Source: an optimization exercise on an open RTL-to-GDS flow (aim: a short achievable clock period and few clock cycles). Production flows keep margins and buffers that such runs may drop. At most, simulation tests tie the RTL to the original design; equivalence was not proved. Not every run is shown, and edits may drop behaviour that the tests do not exercise. No functional check of the RTL was part of runs 2 and 3.

[flow/run.sh]
#!/bin/bash
# synth_recipe.tcl (not shown) runs the flow's synth.tcl, then flattens the netlist and writes it again
# the make line also repeats each setting of config.mk as NAME=value (left out here)
make -C /OpenROAD-flow-scripts/flow DESIGN_CONFIG=/design/flow/config.mk WORK_HOME=/design/flow/orfs CLKGATE_MAP_FILE= SYNTH_SCRIPT=/design/flow/synth_recipe.tcl finish
[flow/config.mk]
export PLATFORM = sky130hd
export DESIGN_NAME = core
export DESIGN_NICKNAME = core
export VERILOG_FILES = /design/flow/design.v
export SDC_FILE = /design/flow/constraint.sdc
export NUM_CORES = 4
export LEC_CHECK = 0
export CAP_MARGIN = 20
export CORE_MARGIN = 2
export CORE_UTILIZATION = 30
export SLEW_MARGIN = 20
[flow/constraint.sdc]
create_clock -name core_clock -period 21.0 [get_ports {clock}]
set_input_delay 4.2000 -clock core_clock [delete_from_list [all_inputs] [get_ports {clock}]]
set_output_delay 4.2000 -clock core_clock [all_outputs]
set_load 0.01 [all_outputs]
[flow/design.v]
module core
(
    input               clock,
    input               rst_n,
    input               ce,
    output reg  [31:0]  a,
    input       [31:0]  i,
    output reg  [31:0]  o,
    output reg  [ 3:0]  b,
    output reg          w
);
localparam [2:0] M_F = 3'd0, M_L1 = 3'd1, M_L2 = 3'd2, M_S1 = 3'd3, M_S2 = 3'd4;
reg  [ 2:0] mode;
reg  [31:0] fpc;             
reg  [31:0] ir, irpc;        
reg         irv;
reg  [31:0] rf [1:31];
reg  [31:0] ldlo, ldhi;      
reg  [ 1:0] ldoff;
reg  [ 2:0] ldf3;
reg  [ 4:0] ldrd;
reg         ldsplit;
reg         ldwb;            
reg  [31:0] sto2;
reg  [ 3:0] stb2;
reg         stsplit;
reg  [31:0] dnext;           
reg  [32:0] ma, mb;
reg         m0v, m0hi;
reg  [ 4:0] m0rd;
reg  [31:0] pll, plh, phl, phh;
reg  [31:0] mcor;            
reg         m1v, m1hi;
reg  [ 4:0] m1rd;
wire [ 6:0] op  = ir[6:0];
wire [ 4:0] rd  = ir[11:7];
wire [ 2:0] f3  = ir[14:12];
wire [ 4:0] rs1 = ir[19:15];
wire [ 4:0] rs2 = ir[24:20];
wire        f75 = ir[30];
wire is_lui   = op == 7'h37;
wire is_auipc = op == 7'h17;
wire is_jal   = op == 7'h6F;
wire is_jalr  = op == 7'h67;
wire is_br    = op == 7'h63;
wire is_ld    = op == 7'h03;
wire is_st    = op == 7'h23;
wire is_opi   = op == 7'h13;
wire is_op    = op == 7'h33;
wire is_mul   = is_op && ir[31:25] == 7'h01;
wire use1 = is_jalr | is_br | is_ld | is_st | is_opi | is_op;
wire use2 = is_br | is_st | is_op;
wire [31:0] immi = {{20{ir[31]}}, ir[31:20]};
wire [31:0] imms = {{20{ir[31]}}, ir[31:25], ir[11:7]};
wire [31:0] immb = {{20{ir[31]}}, ir[7], ir[30:25], ir[11:8], 1'b0};
wire [31:0] immj = {{12{ir[31]}}, ir[19:12], ir[20], ir[30:21], 1'b0};
wire [31:0] immu = {ir[31:12], 12'h000};
wire [63:0] ld64  = {ldhi, ldlo} >> {ldoff, 3'b000};
reg  [31:0] ldval;
always @(*) begin
    case (ldf3)
    3'b000:  ldval = {{24{ld64[7]}},  ld64[ 7:0]};
    3'b001:  ldval = {{16{ld64[15]}}, ld64[15:0]};
    3'b100:  ldval = {24'b0, ld64[ 7:0]};
    3'b101:  ldval = {16'b0, ld64[15:0]};
    default: ldval = ld64[31:0];
    endcase
end
wire [31:0] rf1 = (rs1 == 5'd0) ? 32'b0 : rf[rs1];
wire [31:0] rf2 = (rs2 == 5'd0) ? 32'b0 : rf[rs2];
wire [31:0] r1  = (ldwb && ldrd == rs1) ? ldval : rf1;
wire [31:0] r2  = (ldwb && ldrd == rs2) ? ldval : rf2;
wire [31:0] op2  = is_op ? r2 : immi;
wire [31:0] sum  = r1 + op2;
wire [32:0] dif  = {1'b0, r1} - {1'b0, op2};
wire        ltu  = dif[32];
wire        lt   = (r1[31] ^ op2[31]) ? r1[31] : dif[31];
wire [ 4:0] sha  = op2[4:0];
wire [31:0] sll  = r1 << sha;
wire [63:0] srw  = {{32{f75 & r1[31]}}, r1} >> sha;
wire [31:0] srx  = srw[31:0];
reg  [31:0] alu;
always @(*) begin
    case (f3)
    3'd0: alu = (is_op && f75) ? dif[31:0] : sum;
    3'd1: alu = sll;
    3'd2: alu = {31'b0, lt};
    3'd3: alu = {31'b0, ltu};
    3'd4: alu = r1 ^ op2;
    3'd5: alu = srx;
    3'd6: alu = r1 | op2;
    default: alu = r1 & op2;
    endcase
end
wire [32:0] bdif = {1'b0, r1} - {1'b0, r2};
wire        beq  = r1 == r2;
wire        bltu = bdif[32];
wire        blt  = (r1[31] ^ r2[31]) ? r1[31] : bdif[31];
reg         bcond;
always @(*) begin
    case (f3)
    3'd0: bcond = beq;
    3'd1: bcond = !beq;
    3'd4: bcond = blt;
    3'd5: bcond = !blt;
    3'd6: bcond = bltu;
    3'd7: bcond = !bltu;
    default: bcond = 1'b0;
    endcase
end
wire [31:0] ldaddr = r1 + immi;
wire [31:0] staddr = r1 + imms;
wire [31:0] pctgt  = irpc + (is_jal ? immj : immb);
wire [31:0] target = is_jalr ? {ldaddr[31:1], 1'b0} : pctgt;
wire        taken  = is_jal | is_jalr | (is_br & bcond);
reg  [31:0] wbval;
always @(*) begin
    if (is_lui)                 wbval = immu;
    else if (is_auipc)          wbval = irpc + immu;
    else if (is_jal | is_jalr)  wbval = fpc;        
    else                        wbval = alu;
end
wire wbrd = is_lui | is_auipc | is_jal | is_jalr | is_opi | (is_op & !is_mul);
wire hz1   = use1 && rs1 != 5'd0 && ((m0v && m0rd == rs1) || (m1v && m1rd == rs1));
wire hz2   = use2 && rs2 != 5'd0 && ((m0v && m0rd == rs2) || (m1v && m1rd == rs2));
wire stall = hz1 | hz2;
wire fire  = (mode == M_F) && irv && !stall;
wire wr1   = fire && wbrd && rd != 5'd0;
wire [ 1:0] soff  = staddr[1:0];
wire [63:0] sdat  = {32'b0, r2} << {soff, 3'b000};
wire [ 3:0] ssz   = (f3[1:0] == 2'b00) ? 4'b0001 : (f3[1:0] == 2'b01) ? 4'b0011 : 4'b1111;
wire [ 7:0] smsk  = {4'b0, ssz} << soff;
wire [ 1:0] loff  = ldaddr[1:0];
wire        lsplit = (f3[1:0] == 2'b10 && loff != 2'b00) || (f3[1:0] == 2'b01 && loff == 2'b11);
wire [63:0] prod = {phh, 32'b0} + {16'b0, phl, 16'b0} + {16'b0, plh, 16'b0}
                 + {32'b0, pll} - {mcor, 32'b0};
wire [31:0] mres = m1hi ? prod[63:32] : prod[31:0];
wire        wr2m = m1v && m1rd != 5'd0;
always @(posedge clock) begin
    if (ce) begin
        if (wr1)
            rf[rd] <= wbval;
        if (ldwb && !(wr1 && rd == ldrd))
            rf[ldrd] <= ldval;
        if (wr2m && !(wr1 && rd == m1rd))
            rf[m1rd] <= mres;
        ma   <= {(f3 == 3'd1 || f3 == 3'd2) & r1[31], r1};
        mb   <= {(f3 == 3'd1) & r2[31], r2};
        m0hi <= f3 != 3'd0;
        m0rd <= rd;
        pll  <= ma[15:0]  * mb[15:0];
        plh  <= ma[15:0]  * mb[31:16];
        phl  <= ma[31:16] * mb[15:0];
        phh  <= ma[31:16] * mb[31:16];
        mcor <= (ma[32] ? mb[31:0] : 32'b0) + (mb[32] ? ma[31:0] : 32'b0);
        m1hi <= m0hi;
        m1rd <= m0rd;
    end
end
always @(posedge clock) begin
    if (!rst_n) begin
        mode <= M_F;
        fpc  <= 32'b0;
        a    <= 32'b0;
        irv  <= 1'b0;
        w    <= 1'b0;
        o    <= 32'b0;
        b    <= 4'b0;
        ldwb <= 1'b0;
        m0v  <= 1'b0;
        m1v  <= 1'b0;
    end else if (ce) begin
        ldwb <= 1'b0;
        m0v  <= fire && is_mul && rd != 5'd0;
        m1v  <= m0v && !(wr1 && rd == m0rd);
        case (mode)
        M_F: begin
            if (!irv) begin
                ir   <= i;
                irpc <= fpc;
                irv  <= 1'b1;
                fpc  <= fpc + 32'd4;
                a    <= fpc + 32'd4;
            end else if (fire) begin
                if (taken) begin
                    irv  <= 1'b0;
                    fpc  <= target;
                    a    <= target;
                end else begin
                    ir   <= i;
                    irpc <= fpc;
                    fpc  <= fpc + 32'd4;
                    if (is_ld) begin
                        a       <= ldaddr;
                        mode    <= M_L1;
                        ldoff   <= loff;
                        ldf3    <= f3;
                        ldrd    <= rd;
                        ldsplit <= lsplit;
                        dnext   <= {ldaddr[31:2] + 30'd1, 2'b00};
                    end else if (is_st) begin
                        a       <= staddr;
                        mode    <= M_S1;
                        w       <= 1'b1;
                        o       <= sdat[31:0];
                        b       <= ~smsk[3:0];
                        sto2    <= sdat[63:32];
                        stb2    <= ~smsk[7:4];
                        stsplit <= smsk[7:4] != 4'b0;
                        dnext   <= {staddr[31:2] + 30'd1, 2'b00};
                    end else begin
                        a       <= fpc + 32'd4;
                    end
                end
            end
        end
        M_L1: begin
            ldlo <= i;
            if (ldsplit) begin
                a    <= dnext;
                mode <= M_L2;
            end else begin
                a    <= fpc;
                mode <= M_F;
                ldwb <= ldrd != 5'd0;
            end
        end
        M_L2: begin
            ldhi <= i;
            a    <= fpc;
            mode <= M_F;
            ldwb <= ldrd != 5'd0;
        end
        M_S1: begin
            if (stsplit) begin
                a    <= dnext;
                o    <= sto2;
                b    <= stb2;
                mode <= M_S2;
            end else begin
                a    <= fpc;
                w    <= 1'b0;
                mode <= M_F;
            end
        end
        default: begin
            a    <= fpc;
            w    <= 1'b0;
            mode <= M_F;
        end
        endcase
    end
end
endmodule
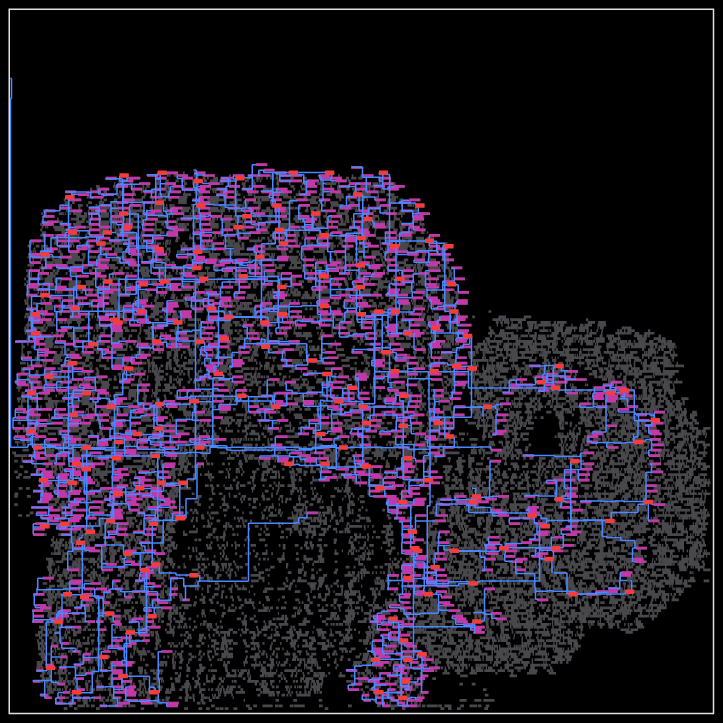
(run_1/clk_routes.png)
Scale: 1 px per µm.
[clock wires] blue | length: 25.3 mm
[clock drivers] red | count: 184
[flip-flops] magenta | count: 1537
routed clock nets: 185

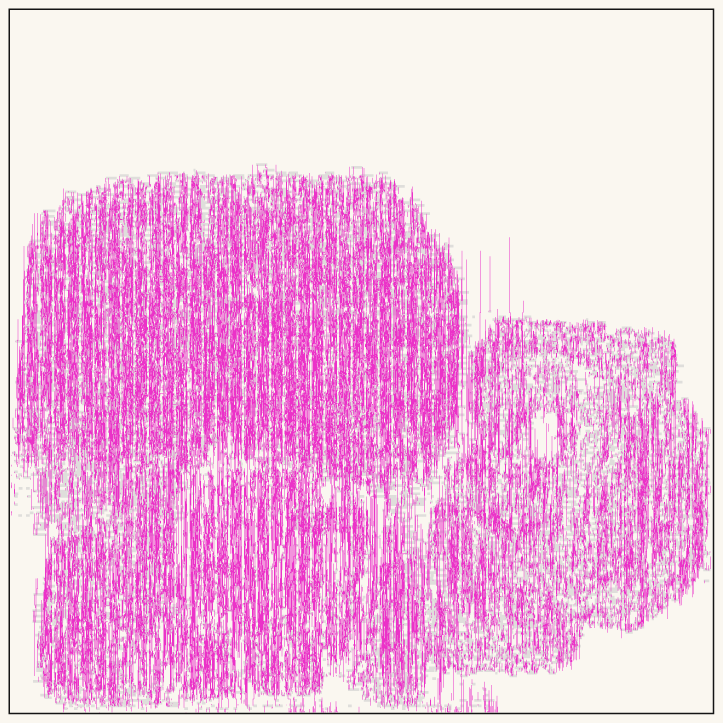
(run_1/layer_met2.png)
Scale: 1 px per µm. Cells faint in the background.
main direction: vertical
nets with wire on the layer: 13697
wire length on this layer: 283 mm
longest straight run: 161 µm
share of all routed wire: 39%

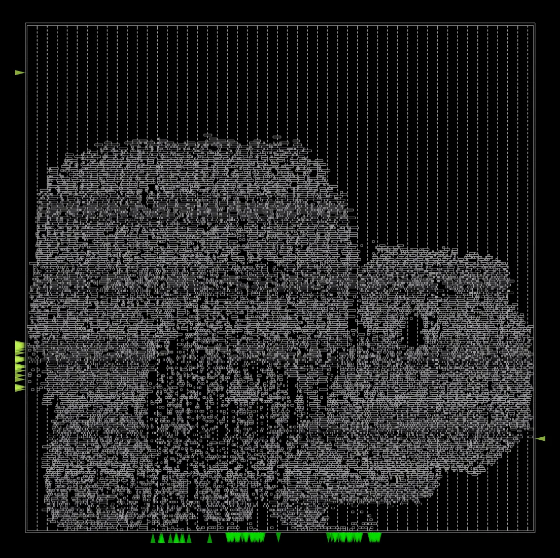
(run_1/placement.png)
Finished Core Util: 33.39%
Finished Layout Cells: 22140
Row Count: 256
core footprint: 486200 µm²
fraction of area in registers: 27.72%

==> impl_results.md, run 1 <==
* Status: no timing/DRC/antenna violations
* Tmin final at 11.43 ns
* DR DRC count at 0
* Fmax achieved at between 80 and 90 MHz
* Fraction of layout cells with a size suffix above 1 at 11.12%
* Vias per Instance at 6.153
* R2R cell count at 33
* Vias in the first global route at 128900
* Clock slew seen by the registers of the worst setup and hold paths at 0.06 ns
* Port bufs at between 100 and 150
* Area Growth Syn to Fin at 10.86%
* Drt wl/cell at 32.52 µm
* Hold depth at 0
* Routed Antenna Nets at 0
* Syn Area/Cell at 9.178 µm²
* Gpl congestion at 1.046
* Max-Cap Viols at 0
* Crit-path most repeated cell: a21oi_1
* Synth Cell Area at 146500 µm²
* Slew HR at 9.610%
* Die area at 493800 µm²
* Congestion Overflow GR at 0
* Setup-failing EPs final at 0
* Htree depth at 4
* Worst min-delay path class: reg -> reg
* First-pass DRT Iterations at 8
* Total CTS buffers at 184
* Kind of end point of the critical path: flip-flop
* CP Class: reg -> reg
* Starting DRT DRC Count at 22880
* Least-Margin Pin Slew at 1.356 ns
* RSZ-0062 raised after global routing: false
* GR peak layer: met2
* Post-synthesis sequential area ratio at 30.71%
* Clk latency of the worst-skew pair at roughly 0.99 ns
* WHS at 0.4187 ns
* Synthesized instance count at 15960
* Vias at 136200
* Met2 usage at slightly below 40%
* Fin crit share at between 50 and 60%
* Total Wirelength at around 720000 µm
* Final net count at 17150
* CTS resizes at 0
* Initial antenna violation count at 68
* Largest net degree at the start of global routing at 120
* Top_reg_cell synth: edfxtp_1
* Clock root buffer: clkbuf_16
* Most common cell in the netlist: nand2_1
* Initial Util at 30.12%
* Ys async rst share at 0%
* Final max-slew violation count at 0
* Largest cells by area after synthesis: edfxtp_1 (29%), fa_1 (11%), mux4_2 (7.6%), ha_1 (6.7%), a21oi_1 (5.1%)
* Total track usage at 28.23%
* Synth cell types at roughly 110
* CP peak stage delay at a little over 1 ns
* Clock Path Buffers at 4
* Largest area contributor in the netlist: edfxtp_1
* Dpl hpwl at ~500000 µm
* Grt met3 use at a little under an eighth
* Worst Path Max Fanout at 38
* Top cell type's share of synthesized area at 29.10%
* Startpoint types: flip-flop
* Clock Sinks at 1537
* Syn Nets at 17610
* EDFF count, synth at approximately 1400
* First-pass GRT wire length at 995600 µm
* Die X at approximately 700 µm
* Top cells by count, synth: nand2_1 (1666), a21oi_1 (1484), edfxtp_1 (1419), inv_1 (1330), nor2_1 (1284)
* Hold buffers post-CTS at 0
* Crit-path slowest cell: dfxtp_4
* Warnings from Yosys at 1
* WP data required at 21.53 ns
* Max Clock Skew at 0.1939 ns
* Postcts setup bufs at 0
* Boundary pin count at 104
* Setup TNS at 0 ns
* Worst Path Arrival at 11.96 ns
* Met1 usage at 36.47%
Testbench counts for the RTL of run 1, summed over its fixed seeds: cycles 156,677.
[run 1: flip-flops by register name, summed over array words and instances (netlist names), 24 cells and up, named ones only]
| register | cells |
|---|---|
| plh | 32 |
| fpc | 32 |
| ir | 32 |
| rf | 992 |
| mb | 33 |
| ldlo | 32 |
| irpc | 32 |
| pll | 32 |
| phh | 32 |
| o | 32 |
| ldhi | 24 |
| mcor | 32 |
| a | 32 |
| phl | 32 |
| dnext | 30 |
| ma | 33 |
| sto2 | 24 |
[run 1: layout by cell type, fill, tap and decap left out, types with 65 or more instances in the layout]
cell type / n
nand2_1: 1660
a21oi_1: 1459
edfxtp_1: 1419
inv_1: 1330
nor2_1: 1231
o21ai_0: 1009
fa_1: 833
ha_1: 784
buf_4: 588
and2_1: 580
mux4_2: 493
nand3_1: 473
xnor2_1: 280
nor3_1: 255
o211ai_1: 218
a211oi_1: 187
clkbuf_16: 187
mux2i_1: 186
o22ai_1: 173
xor2_1: 158
a21o_1: 145
o21ai_1: 140
a31oi_1: 110
dfxtp_1: 109
clkdlybuf4s50_1: 102
a221oi_1: 74
o221ai_1: 74
and3_1: 68
nor2b_1: 65
[run 1: layout make-up]
cell class / instances / area, µm²
Inverter: 1345 / 5049
Antenna cell: 44 / 110.1
Clock buffer: 228 / 4976
Tap cell: 6450 / 8070
Sequential cell: 1537 / 45000
Clock inverter: 106 / 1423
Timing Repair Buffer: 699 / 5602
Fill cell: 49710 / 323900
Multi-Input combinational cell: 11730 / 92120
[run 1: metrics by stage]
step / utilization, % / cell area, µm² / worst slack (ns) / std cells
after floorplan: - / 146500 / 12.17 / 15960
after global placement: 32.03 / 155800 / 10.15 / 21760
after detailed placement: 32.04 / 155800 / 10.21 / 21760
after CTS: 33.36 / 162200 / 10.09 / 22090
after global routing: 33.37 / 162300 / 9.177 / 22100
final: 33.39 / 162400 / 9.573 / 22140
[run 1: worst paths after layout]
path                   from  slack (ns)        to
hold / removal         m0hi        0.42      m1hi
setup / recovery  flip-flop        9.57  rf[9][0]
hold reg to reg        m0hi        0.42      m1hi
setup reg to reg  flip-flop        9.57  rf[9][0]
[run 1: worst max-delay path, delay by kind of cell, from the launching register on]
kind,cells,cell delay (ns)
flops,1,1.01
compound gates,23,6.26
fa+ha+maj,2,0.59
simple gates,3,0.53
mux,1,0.60
buf+inv,4,1.83
[run 1: routing by layer]
metal  part of all wire (%)  wire length [µm]  up-vias
met2                     39            282900    10770
met5                  0.064               463        -
met3                     16            111700     2493
met4                    7.3             52880       28
li1                       -                 -    55650
met1                     38            271800    67260
[run 1: cell families (layout without fill, tap and decap cells)]
logic type                 Yosys count  count (layout)  synth area share (%)
adders and majority gates         1618            1618                 18.09
and+or+nand+nor                   4711            4711                 14.59
DFF                               1537            1537                 30.71
other                                0              44                     0
buffers and inverters             2693            2378                 7.220
AOI/OAI and AO/OA                 4220            4220                 17.45
muxes                              740             740                 9.315
xor gates and xnor gates           438             438                 2.619
==> run 2: changes to the inputs <==
--- a/flow/design.v
+++ b/flow/design.v
@@ -28,8 +28,8 @@
 reg  [32:0] ma, mb;
 reg         m0v, m0hi;
 reg  [ 4:0] m0rd;
-reg  [31:0] pll, plh, phl, phh;
-reg  [31:0] mcor;            
+reg  [33:0] pll, plh, phl;
+reg  [33:0] phh;
 reg         m1v, m1hi;
 reg  [ 4:0] m1rd;
 wire [ 6:0] op  = ir[6:0];
@@ -77,8 +77,7 @@
 wire        lt   = (r1[31] ^ op2[31]) ? r1[31] : dif[31];
 wire [ 4:0] sha  = op2[4:0];
 wire [31:0] sll  = r1 << sha;
-wire [63:0] srw  = {{32{f75 & r1[31]}}, r1} >> sha;
-wire [31:0] srx  = srw[31:0];
+wire [31:0] srx  = $signed({f75 & r1[31], r1}) >>> sha;
 reg  [31:0] alu;
 always @(*) begin
     case (f3)
@@ -132,8 +131,8 @@
 wire [ 7:0] smsk  = {4'b0, ssz} << soff;
 wire [ 1:0] loff  = ldaddr[1:0];
 wire        lsplit = (f3[1:0] == 2'b10 && loff != 2'b00) || (f3[1:0] == 2'b01 && loff == 2'b11);
-wire [63:0] prod = {phh, 32'b0} + {16'b0, phl, 16'b0} + {16'b0, plh, 16'b0}
-                 + {32'b0, pll} - {mcor, 32'b0};
+wire [63:0] prod = {phh[31:0], 32'b0} + {{14{phl[33]}}, phl, 16'b0}
+                 + {{14{plh[33]}}, plh, 16'b0} + {30'b0, pll};
 wire [31:0] mres = m1hi ? prod[63:32] : prod[31:0];
 wire        wr2m = m1v && m1rd != 5'd0;
 always @(posedge clock) begin
@@ -148,11 +147,10 @@
         mb   <= {(f3 == 3'd1) & r2[31], r2};
         m0hi <= f3 != 3'd0;
         m0rd <= rd;
-        pll  <= ma[15:0]  * mb[15:0];
-        plh  <= ma[15:0]  * mb[31:16];
-        phl  <= ma[31:16] * mb[15:0];
-        phh  <= ma[31:16] * mb[31:16];
-        mcor <= (ma[32] ? mb[31:0] : 32'b0) + (mb[32] ? ma[31:0] : 32'b0);
+        pll  <= {18'b0, ma[15:0]} * {18'b0, mb[15:0]};
+        plh  <= $signed({1'b0, ma[15:0]}) * $signed(mb[32:16]);
+        phl  <= $signed(ma[32:16]) * $signed({1'b0, mb[15:0]});
+        phh  <= $signed(ma[32:16]) * $signed(mb[32:16]);
         m1hi <= m0hi;
         m1rd <= m0rd;
     end
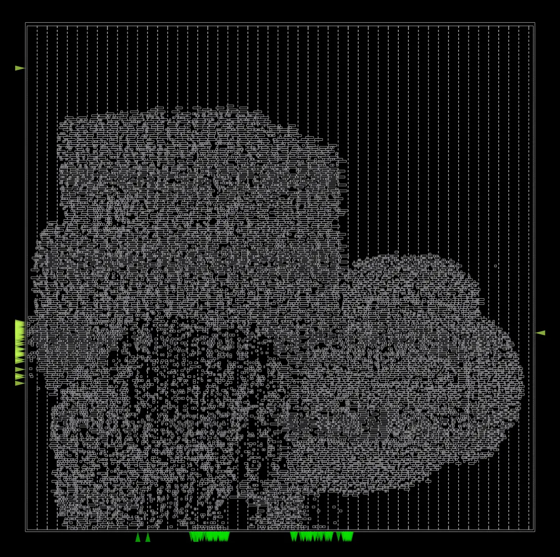
(run_2/placement.png)
n_taps: 6425
core footprint: 483100 µm²
Finished Core Util: 33.28%
Finished Layout Cells: 21260

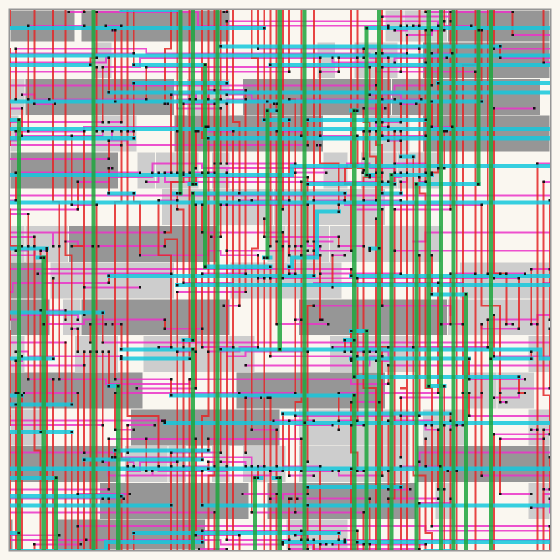
(run_2/detail.png)
Window x 331 to 371, y 471 to 511 µm. Cells in grey, sequential cells in the stronger grey; small squares are vias.
[metal 1] magenta
[metal 3] cyan
[metal 4] green
[metal 2] red
netlist names of flops here include: `rf` (20)
most frequent: edfxtp_1 (20), nor2_1 (14), a221oi_1 (14)
cells with their middle in the window: 65
sequential cells in the window: 20

==> impl_results.md, run 2 <==
* Least-Margin Pin Slew at 1.357 ns (was 1.356 ns)
* Top Registers: rf: 992 flops, phl: 34 flops, plh: 34 flops (was rf: 992 flops, ma: 33 flops, mb: 33 flops)
* Hold buffers post-CTS at 0 (unchanged)
* Worst setup margin at 10.15 ns (was 9.573 ns)
* Post-DP Area at 155000 µm² (was 155800 µm²)
* First-pass DRT Iterations at 7 (was 8)
* Most frequent cells in the layout: nand2_1 (1516), inv_1 (1415), edfxtp_1 (1391) (was nand2_1 (1660), a21oi_1 (1459), edfxtp_1 (1419))
* Congestion Overflow GR at 0 (unchanged)
* Die area at 491400 µm² (was 493800 µm²)
* R2R cell count at 32 (was 33)
* Clock slew seen by the registers of the worst setup and hold paths at 0.07 ns (was 0.06 ns)
* Total CTS buffers at 185 (was 184)
* Crit-path slowest cell: dfxtp_4 (unchanged)
* Hold Crit Endpoint: m1hi (unchanged)
* Most common cell in the netlist: nand2_1 (unchanged)
* Total Wirelength at 645100 µm (was 719800 µm)
* EDFF count, synth at 1391 (was 1419)
* Crit-path most repeated cell: buf_4 (was a21oi_1)
* Fin crit share at 51.64% (was 54.42%)
* WHS at 0.4387 ns (was 0.4187 ns)
* Drt wl/cell at 30.35 µm (was 32.52 µm)
* Max-Cap Viols at 0 (unchanged)
* Largest net degree at the start of global routing at 98 (was 120)
* Compound-Gate Fraction of Synth Area at 16.80% (was 17.45%)
* Cell area after layout at 160800 µm² (was 162400 µm²)
* CP Class: reg -> reg (unchanged)
* Final net count at 16390 (was 17150)
* WP data required at 21.80 ns (was 21.53 ns)
* Max reg flops at 992 (unchanged)
* Syn Area/Cell at 9.655 µm² (was 9.178 µm²)
* Synth cell types at 103 (was 113)
* Top reg by flops: rf (unchanged)
* Final max-slew violation count at 0 (unchanged)
* Vias per Instance at 5.989 (was 6.153)
* Postcts setup bufs at 0 (unchanged)
* Post-synthesis mux area share at 11.14% (was 9.315%)
* Simple-gate share of the synthesized area at 12.51% (was 14.59%)
* CTS resizes at 0 (unchanged)
* Tmin final at 10.85 ns (was 11.43 ns)
* RSZ-0062 raised after global routing: false (unchanged)
* Starting DRT DRC Count at 18790 (was 22880)
* Htree depth at 4 (unchanged)
* Startpoint types: flip-flop (unchanged)
* Status: no timing/DRC/antenna violations (unchanged)
* Post-Synth XOR/XNOR Area at 2.344% (was 2.619%)
* CP peak stage delay at 0.87 ns (was 1.01 ns)
* Die X at 701.0 µm (was 702.7 µm)
* Synthesized instance count at 15100 (was 15960)
* Vias in the first global route at 121700 (was 128900)
* Fraction of layout cells with a size suffix above 1 at 11.84% (was 11.12%)
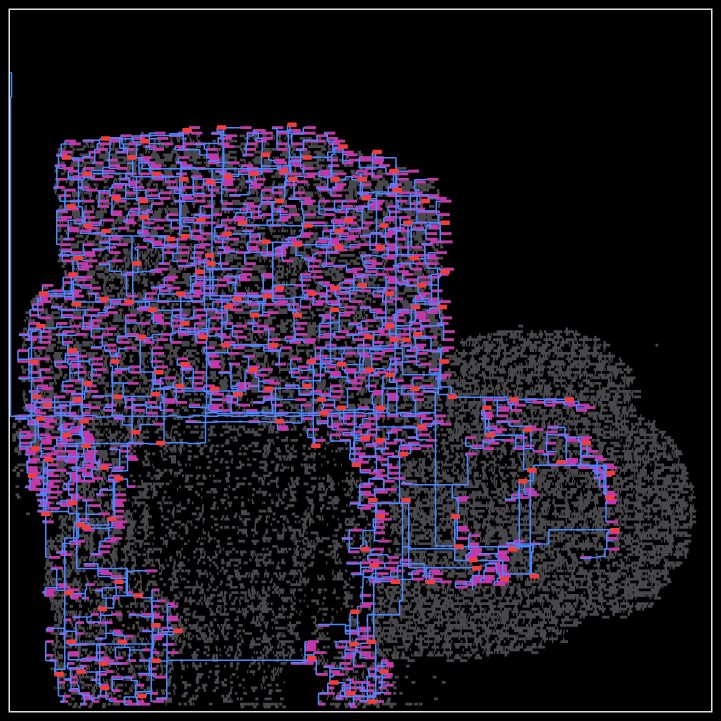
(run_2/clk_routes.png)
Scale: 1 px per µm.
[clock wires] blue | length: 25.2 mm
[clock drivers] red | count: 185
[flip-flops] magenta | count: 1509
routed clock nets: 186
Max Clock Skew: 0.1355 ns
clk latency of the worst-skew pair: 0.97 ns

[run 2: per-stage QoR]
stage,utilization (%)
final,33.28
after global routing,33.28
after CTS,33.26
after detailed placement,32.08
after global placement,32.06
after floorplan,-
[run 2: worst max path at each step]
| stage | startpoint | end | cells after the start |
|---|---|---|---|
| finish | flip-flop | flip-flop | 32 |
| global route | flip-flop | flip-flop | 32 |
| floorplan | flip-flop | stb2[0] | 37 |
| detailed placement | flip-flop | flip-flop | 32 |
| CTS | flip-flop | flip-flop | 32 |
| global placement | flip-flop | flip-flop | 32 |
[run 2: critical path: cells and delay by family, from the launching register on]
kind,cells,cell delay (ns)
multiplexers,3,1.36
AO/OA/AOI/OAI,15,3.31
AND/OR/NAND/NOR,5,0.86
adder cells (fa/ha/maj),2,0.50
flip-flops,1,0.87
buffers and inverters,7,3.47
[run 2: area by class of cell]
class                      instances  area, µm²
sequential                      1509      44160
inverter                        1426       5355
tap                             6425       8039
timing repair buffer             645       5206
clock buffer                     230       4900
antenna                           14      35.03
clock inverter                   103      785.8
multi-input combinational      10900      92290
fill                           49170     322300
[run 2: per-layer routing]
layer | vias up | wire length (µm) | GRT usage (%)
met5 | - | 175 | 0
met4 | 24 | 41880 | 13.62
met3 | 1881 | 84770 | 7.389
met2 | 8872 | 264400 | 36.35
met1 | 63850 | 253800 | 34.54
li1 | 52680 | - | -
[run 2: kinds of logic after synthesis]
family	Yosys count
and+or+nand+nor	4091
adders and majority gates	1682
xor gates and xnor gates	390
AOI/OAI and AO/OA	3829
buffers and inverters	2683
DFF	1509
muxes	912
==> run 3: a larger rewrite; changed files in full <==
==> flow/design.v <==
module core
(
    input               clock,
    input               rst_n,
    input               ce,
    output reg  [31:0]  a,
    input       [31:0]  i,
    output reg  [31:0]  o,
    output reg  [ 3:0]  b,
    output reg          w
);
localparam ADD = 0, SLL = 1, SLT = 2, SLTU = 3, XOR = 4, SRL = 5, OR = 6, AND = 7;
reg  [31:0] r[32];           
reg         m;               
reg         wn, rn;          
reg         rw;              
reg  [31:0] on;              
reg  [ 3:0] bn;              
reg  [ 1:0] t, tn;           
reg  [31:0] pc, pcn, cpn;    
reg  [31:0] opcache;         
reg  [31:0] x, y;            
reg  [63:0] q;               
reg  [31:0] d;               
wire [31:0] instr   = (t ? opcache : i);
wire [ 6:0] fn7     = instr[31:25];
wire [ 4:0] rs1     = instr[19:15];
wire [ 4:0] rs2     = instr[24:20];
wire [ 2:0] fn3     = instr[14:12];
wire [ 4:0] rd      = instr[11:7];
wire [ 6:0] opcode  = instr[ 6:0];
wire [19:0] imm20   = instr[31:12];
wire [31:0] immu    = {imm20, 12'h000};
wire [31:0] immi    = {{20{instr[31]}}, instr[31:20]};
wire [31:0] imms    = {{20{instr[31]}}, instr[31:25], instr[11:7]};
wire [31:0] immj    = pc + {{12{instr[31]}}, instr[19:12], instr[20], instr[30:21], 1'b0};
wire [31:0] immb    = pc + {{20{instr[31]}}, instr[7], instr[30:25], instr[11:8], 1'b0};
wire [31:0] r1      = rs1 ? r[rs1] : 32'b0;
wire [31:0] r2      = rs2 ? r[rs2] : 32'b0;
wire [31:0] jp      = r1 + immi;             
wire [31:0] ap      = r1 + imms;             
wire [31:0] pc4     = pc + 4;
wire        is13    = opcode == 7'h13;       
wire        is33    = opcode == 7'h33;       
wire        fn75    = fn7[5];                
wire [31:0] op2     = is13 ? immi : r2;
wire [ 4:0] sha     = is13 ? rs2  : r2;
wire [32:0] sub     = r1 - op2;
wire        slt     = ((r1[31] ^ op2[31]) & (r1[31] ^ sub[31])) ^ sub[31];
wire [63:0] srl     = {{32{r1[31] & fn75}}, r1};
reg  [31:0] res;
wire [63:0] s1      = {{32{r1[31]}}, r1};  
wire [63:0] s2      = {{32{r2[31]}}, r2};  
wire [63:0] mul     = (fn3==1 || fn3==2 ? s1 : r1) * (fn3 == 1 ? s2 : r2);
always @(*) begin
    case (fn3)
    ADD:     res = (is33 && fn75) ? sub[31:0] : r1 + op2;
    SLL:     res = r1 << sha;
    SLT:     res = slt;
    SLTU:    res = sub[32];
    XOR:     res = r1 ^ op2;
    SRL:     res = srl >> sha;
    OR:      res = r1 | op2;
    AND:     res = r1 & op2;
    default: res = 32'b0;
    endcase
end
always @(*) begin
    m   = 1'b0;
    wn  = 1'b0;
    rn  = 1'b0;
    tn  = 1'b0;
    rw  = 1'b0;
    cpn = 1'b0;
    pcn = t ? pc : pc4;
    on  = r2 << {ap[1:0], 3'b000};
    y   = i  >> {jp[1:0], 3'b000};
    x   = 1'b0;
    case (fn3[1:0])
    2'b00: begin bn = ~(4'b0001 << ap[1:0]); end
    2'b01: begin bn = ~(4'b0011 << ap[1:0]); end
    2'b10: begin bn = ~(4'b1111 << ap[1:0]); end
    2'b11: begin bn = 4'b0000; end
    endcase
    case (opcode)
    7'h03: case (t)
        0: begin tn = 1; m = 1; cpn = jp; rn = 1; end
        1: begin
            if (jp[1:0] == 2'b00 || fn3[1:0]   == 2'b00 || (jp[1:0] != 2'b11 && fn3[1:0] ==   2'b01)) begin
                rw = 1;
                case (fn3)
                3'b000: x = {{24{y[7]}},  y[ 7:0]};  
                3'b001: x = {{16{y[15]}}, y[15:0]};  
                3'b010: x = y;                       
                3'b100: x = y[ 7:0];                 
                3'b101: x = y[15:0];                 
                endcase
            end else
            begin tn = 2; m = 1; cpn = jp + 4; on = y; rn = 1; end
        end
        2: begin
            rw = 1;
            casex (fn3)
            3'bx01: x = {{16{~fn3[2] & i[7]}}, i[7:0], o[7:0]};
            3'b010: case (jp[1:0])
                2'b01: x = {i[7:0],  o[23:0]};
                2'b10: x = {i[15:0], o[15:0]};
                2'b11: x = {i[23:0], o[7:0]};
            endcase
            endcase
        end
    endcase
    7'h13: begin rw = 1; x = res; end
    7'h17: begin rw = 1; x = immu + pc; end
    7'h23: case (t)
        0: begin {m, wn} = 2'b11; tn = 1; cpn = ap; end
        1: begin
            cpn = (ap + 4);
            case (ap[1:0])
            2'b01: begin bn = 4'b1110; on = r2[31:24]; end
            2'b10: begin bn = 4'b1100; on = r2[31:16]; end
            2'b11: begin bn = 4'b1000; on = r2[31:8];  end
            endcase
            case (fn3[1:0])
            2'b01: if (ap[1:0] == 2'b11) begin {m, wn} = 2'b11; tn = 2; bn = 4'b1110; end
            2'b10: if (ap[1:0] != 2'b00) begin {m, wn} = 2'b11; tn = 2; end
            endcase
        end
    endcase
    7'h33: if (fn7 == 7'h01) begin
        case (fn3)
        0:     begin rw = 1; x = mul[31:0];  end  
        1,2,3: begin rw = 1; x = mul[63:32]; end  
        endcase
    end
    else begin rw = 1; x = res; end
    7'h37: begin rw = 1; x = immu; end
    7'h63: case (fn3)
        0: if (sub == 0) pcn = immb;  
        1: if (sub != 0) pcn = immb;  
        4: if (slt == 1) pcn = immb;  
        5: if (slt == 0) pcn = immb;  
        6: if (sub[32])  pcn = immb;  
        7: if (!sub[32]) pcn = immb;  
    endcase
    7'h67: begin rw = 1; x = pc4; pcn = {jp[31:1], 1'b0}; end
    7'h6F: begin rw = 1; x = pc4; pcn = immj; end
    endcase
end
always @(posedge clock)
if (rst_n == 1'b0) begin
    t  <= 0;
    a  <= 0;                 
    pc <= 0;
    b  <= 4'b0;
    o  <= 32'b0;
    w  <= 1'b0;
end else if (ce) begin
    t   <= tn;                
    pc  <= pcn;               
    a   <= m ? cpn : pcn;     
    o   <= on;
    b   <= bn;
    q   <= x;                 
    d   <= y;
    w   <= wn;
    if (!t) opcache <= instr;
    if (rw) r[rd] <= x;
end
endmodule
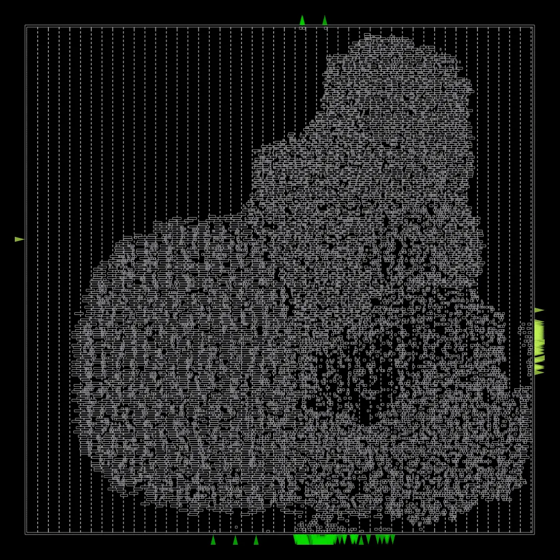
(run_3/placement.png)
fillcell total: 43650
Finished Core Util: 33.22%
FFs & Latches: 1159
n_taps: 5663
Finished Layout Cells: 19930

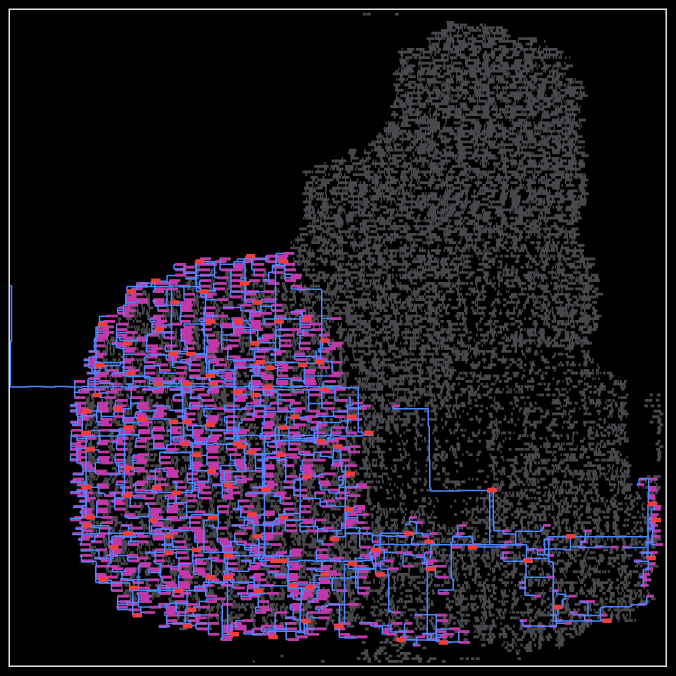
(run_3/clk_routes.png)
Scale: 1 px per µm.
[clock drivers] red | count: 116
[clock wires] blue | length: 16200 µm
[flip-flops] magenta | count: 1159
routed clock nets: 117

==> impl_results.md, run 3 <==
* Status: no timing/DRC/antenna violations (unchanged)
* Setup-failing EPs final at 0 (unchanged)
* Setup TNS at 0 ns (unchanged)
* Stages on worst setup path at 47 (was 32)
* Worst min-delay path class: reg -> reg (unchanged)
* CP peak stage delay at 0.79 ns (was 0.87 ns)
* Startpoint types: input pin (was flip-flop)
* CTS resizes at 0 (unchanged)
* Vias per Instance at 5.888 (was 5.989)
* Syn Area/Cell at 8.816 µm² (was 9.655 µm²)
* Initial antenna violation count at 38 (was 39)
* Drt wl/cell at 30.63 µm (was 30.35 µm)
* Syn Nets at 16420 (was 16810)
* Final net count at 16130 (was 16390)
* Tmin final at 18.92 ns (was 10.85 ns)
* Crit-path slowest cell: a31oi_1 (was dfxtp_4)
* Post-DP Area at 136500 µm² (was 155000 µm²)
* Gpl congestion at 1.065 (was 1.012)
* Commonest non-fill, non-tap cell in the layout: nand2_1 (unchanged)
* Largest area contributor in the netlist: edfxtp_1 (unchanged)
* R2R cell count at 48 (was 32)
* Starting DRT DRC Count at 18510 (was 18790)
* Port bufs at 103 (unchanged)
* Synth cell types at 102 (was 103)
* Post-synthesis sequential area ratio at 26.52% (was 30.28%)
* EDFF count, synth at 1056 (was 1391)
* Congestion Overflow GR at 0 (unchanged)
* CTS tree: yes (unchanged)
* Slew HR at 12.32% (was 9.448%)
* Worst Path Arrival at 19.40 ns (was 11.65 ns)
* Worst Path Max Fanout at 32 (was 97)
* Top reg by flops: r (was rf)
* Die X at 655.5 µm (was 701.0 µm)
* Largest net degree at the start of global routing at 130 (was 98)
* Least-Margin Pin Slew at 1.312 ns (was 1.357 ns)
* Ys async rst share at 0% (unchanged)
* RSZ-0062 raised after global routing: false (unchanged)
* Max reg flops at 1024 (was 992)
* Core footprint at 423100 µm² (was 483100 µm²)
* Top cell type's share of synthesized area at 24.90% (was 28.66%)
* Kind of end point of the critical path: flip-flop (unchanged)
* Crit-path most repeated cell: fa_1 (was buf_4)
* Largest cells by area after synthesis: edfxtp_1 (25%), fa_1 (22%), nand2_1 (6.8%), inv_1 (5.2%), ha_1 (5.0%) (was edfxtp_1 (29%), fa_1 (14%), mux4_2 (8.7%), ha_1 (5.7%), nand2_1 (3.9%))
* Most common cell in the netlist: nand2_1 (unchanged)
* Hold buffers post-CTS at 0 (unchanged)
* CP Class: in -> reg (was reg -> reg)
* Warnings from Yosys at 1 (unchanged)
* Synthesized instance count at 14450 (was 15100)
* Total CTS buffers at 116 (was 185)
* Fmax achieved at 52.85 MHz (was 92.21 MHz)
* Final max-slew violation count at 0 (unchanged)
* Initial Util at 30.10% (was 30.17%)
* WP data required at 21.48 ns (was 21.80 ns)
* DR DRC count at 0 (unchanged)
* Clock Sinks at 1159 (was 1509)
* Clock slew seen by the registers of the worst setup and hold paths at 0.06 ns (was 0.07 ns)
* Top cells by count, synth: nand2_1 (2303), inv_1 (1776), fa_1 (1430), nor2_1 (1160), edfxtp_1 (1056) (was nand2_1 (1532), inv_1 (1416), edfxtp_1 (1391), nor2_1 (1317), a21oi_1 (1134))
* Dpl hpwl at 433800 µm (was 463600 µm)
* Hold depth at 2 (was 0)
* Synth Cell Area at 127300 µm² (was 145700 µm²)
* Row Count at 239 (was 255)
* Total track usage at 27.36% (was 25.43%)
* Area Growth Syn to Fin at 10.37% (was 10.31%)
* Postcts setup bufs at 0 (unchanged)
* Clock Path Buffers at 3 (was 4)
* Max-Cap Viols at 0 (unchanged)
* Top_reg_cell synth: edfxtp_1 (unchanged)
* CP bufs+invs at 15 (was 7)
* Boundary pin count at 104 (unchanged)
* Clock root buffer: clkbuf_16 (unchanged)
* Max Clock Skew at 0.1311 ns (was 0.1355 ns)
* Die area at 429700 µm² (was 491400 µm²)
* Htree depth at 3 (was 4)
* Cell area after layout at 140600 µm² (was 160800 µm²)
* Fraction of layout cells with a size suffix above 1 at 6.848% (was 11.84%)
* Vias in the first global route at 111900 (was 121700)
* Routed Antenna Nets at 0 (unchanged)
* Top delay family on crit path: adder cells (was buffers and inverters)
* Fin crit share at 90.10% (was 51.64%)
* First-pass DRT Iterations at 8 (was 7)
* Most frequent cells in the layout: nand2_1 (2296), inv_1 (1761), fa_1 (1429) (was nand2_1 (1516), inv_1 (1415), edfxtp_1 (1391))
* First-pass GRT wire length at 854300 µm (was 910200 µm)
* Final Hold Fails at 0 (unchanged)
* Clk latency of the worst-skew pair at 0.85 ns (was 0.97 ns)
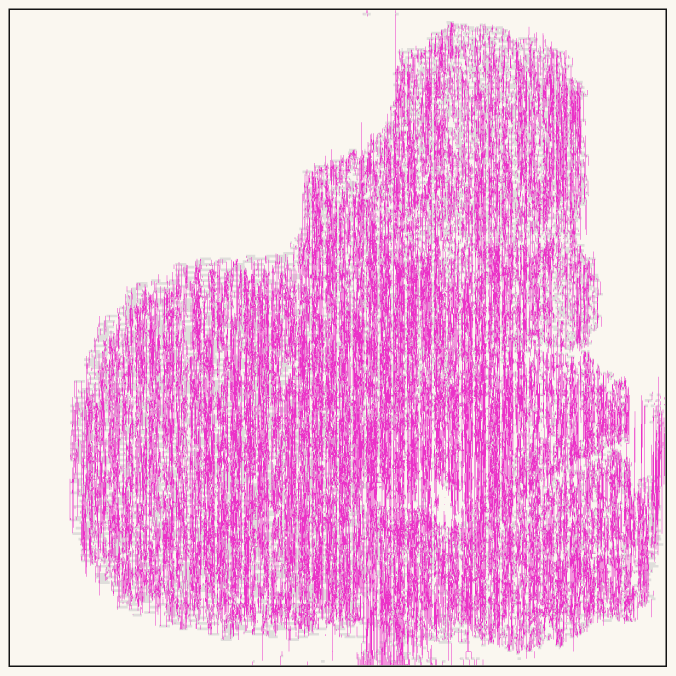
(run_3/layer_met2.png)
Scale: 1 px per µm. Cells faint in the background.
nets with wire on the layer: 13032
longest straight run: 186 µm
wire length on this layer: 252 mm
share of all routed wire: 41%
main direction: vertical
Total Wirelength: 610400 µm
met2 usage: 39.89%
vias: 117300

run 3: cell types whose count changed in the layout (fill, tap and decap cells not counted), sizes merged, moves of 93 or more:
cell    delta
nand2    +770
nand3    +689
mux4     -521
and2     -507
fa       +410
o21ai    -383
inv      +346
edfxtp   -335
a21oi    -271
nor2     -155
ha       -151
a211oi   -137
o22ai    -105
buf       -93
run 3: metal layers:
metal,routed length (µm),vias up,track usage (%)
li1,-,48410,-
met1,229900,58270,35.95
met5,170,-,0
met4,47330,28,16.97
met2,251700,8735,39.89
met3,81250,1871,7.303
run 3: cell families (layout without fill, tap and decap cells):
logic type	count (synthesis)	count (layout)	synth area share, %
flops	1159	1159	26.52
xor+xnor	373	373	2.565
simple gates	4933	4933	16.61
other cells	0	10	0
mux	422	422	3.814
compound gates	2863	2863	14.69
buf+inv	2753	2560	8.297
fa+ha+maj	1942	1942	27.51
run 3: metrics by stage:
| stage | cells | hold slack [ns] | worst slack (ns) |
|---|---|---|---|
| global placement | 19690 | 0.4404 | 0.9476 |
| global route | 19920 | 0.4753 | 1.718 |
| finish | 19930 | 0.4453 | 2.078 |
| detailed placement | 19700 | 0.4390 | 1.599 |
| CTS | 19910 | 0.4484 | 2.418 |
| floorplan | 14450 | 0.4255 | 3.856 |
run 3: tightest hold or removal path, cell delays in order, from the launching register on:
cell	delay, ns
dfxtp_1	0.31
nand2_1	0.05
nand2_1	0.04
run 3: area by class of cell:
type / instances / area (µm²)
inverters: 1795 / 6769
clock buffers: 142 / 3084
flip-flops and latches: 1159 / 33770
well taps: 5663 / 7086
fillers: 43650 / 282600
clock inverters: 73 / 927.1
multi-input cells: 10530 / 84160
repair buffers: 550 / 4733
diodes: 10 / 25.02
run 3: final timing paths:
path                            slack (ns)        to  startpoint
worst max-delay path                  2.08  r[0][30]       i[17]
worst min register to register        0.45      a[1]        a[1]
worst max register to register        4.57  r[0][30]        t[0]
worst min-delay path                  0.45      a[1]        a[1]

-- re-timing with driven ports --
The flow's constraints put no driver on any port. The routed layouts listed below were extracted and timed again, unchanged, in two steps. Step 1 sets driving cells, clkbuf_16 on the clock port and buf_2 on the other inputs (assumed; they add their load-dependent delay and slew). Step 2 also shifts input and output timing later by t, the mid clock arrival at the registers, as if the neighbouring blocks saw the same clock. a / b / c = ideal ports / drivers / drivers and shift; a / b = the first two.
run	shift t [ns]	setup slack, ns	worst setup path after step 2	slew at the worst register clock pin (ns)
run 1	1.023	9.573 / 9.573 / 9.573	register to register	0.10 / 0.10
run 2	1.023	10.155 / 10.155 / 10.155	register to register	0.07 / 0.07
run 3	0.884	2.078 / 2.119 / 1.234	input to register	0.10 / 0.10
After both steps every run listed still meets setup and hold. The setup slack of run 3, which loses most, moves by +0.041 ns with the drivers and by -0.844 ns with both steps.
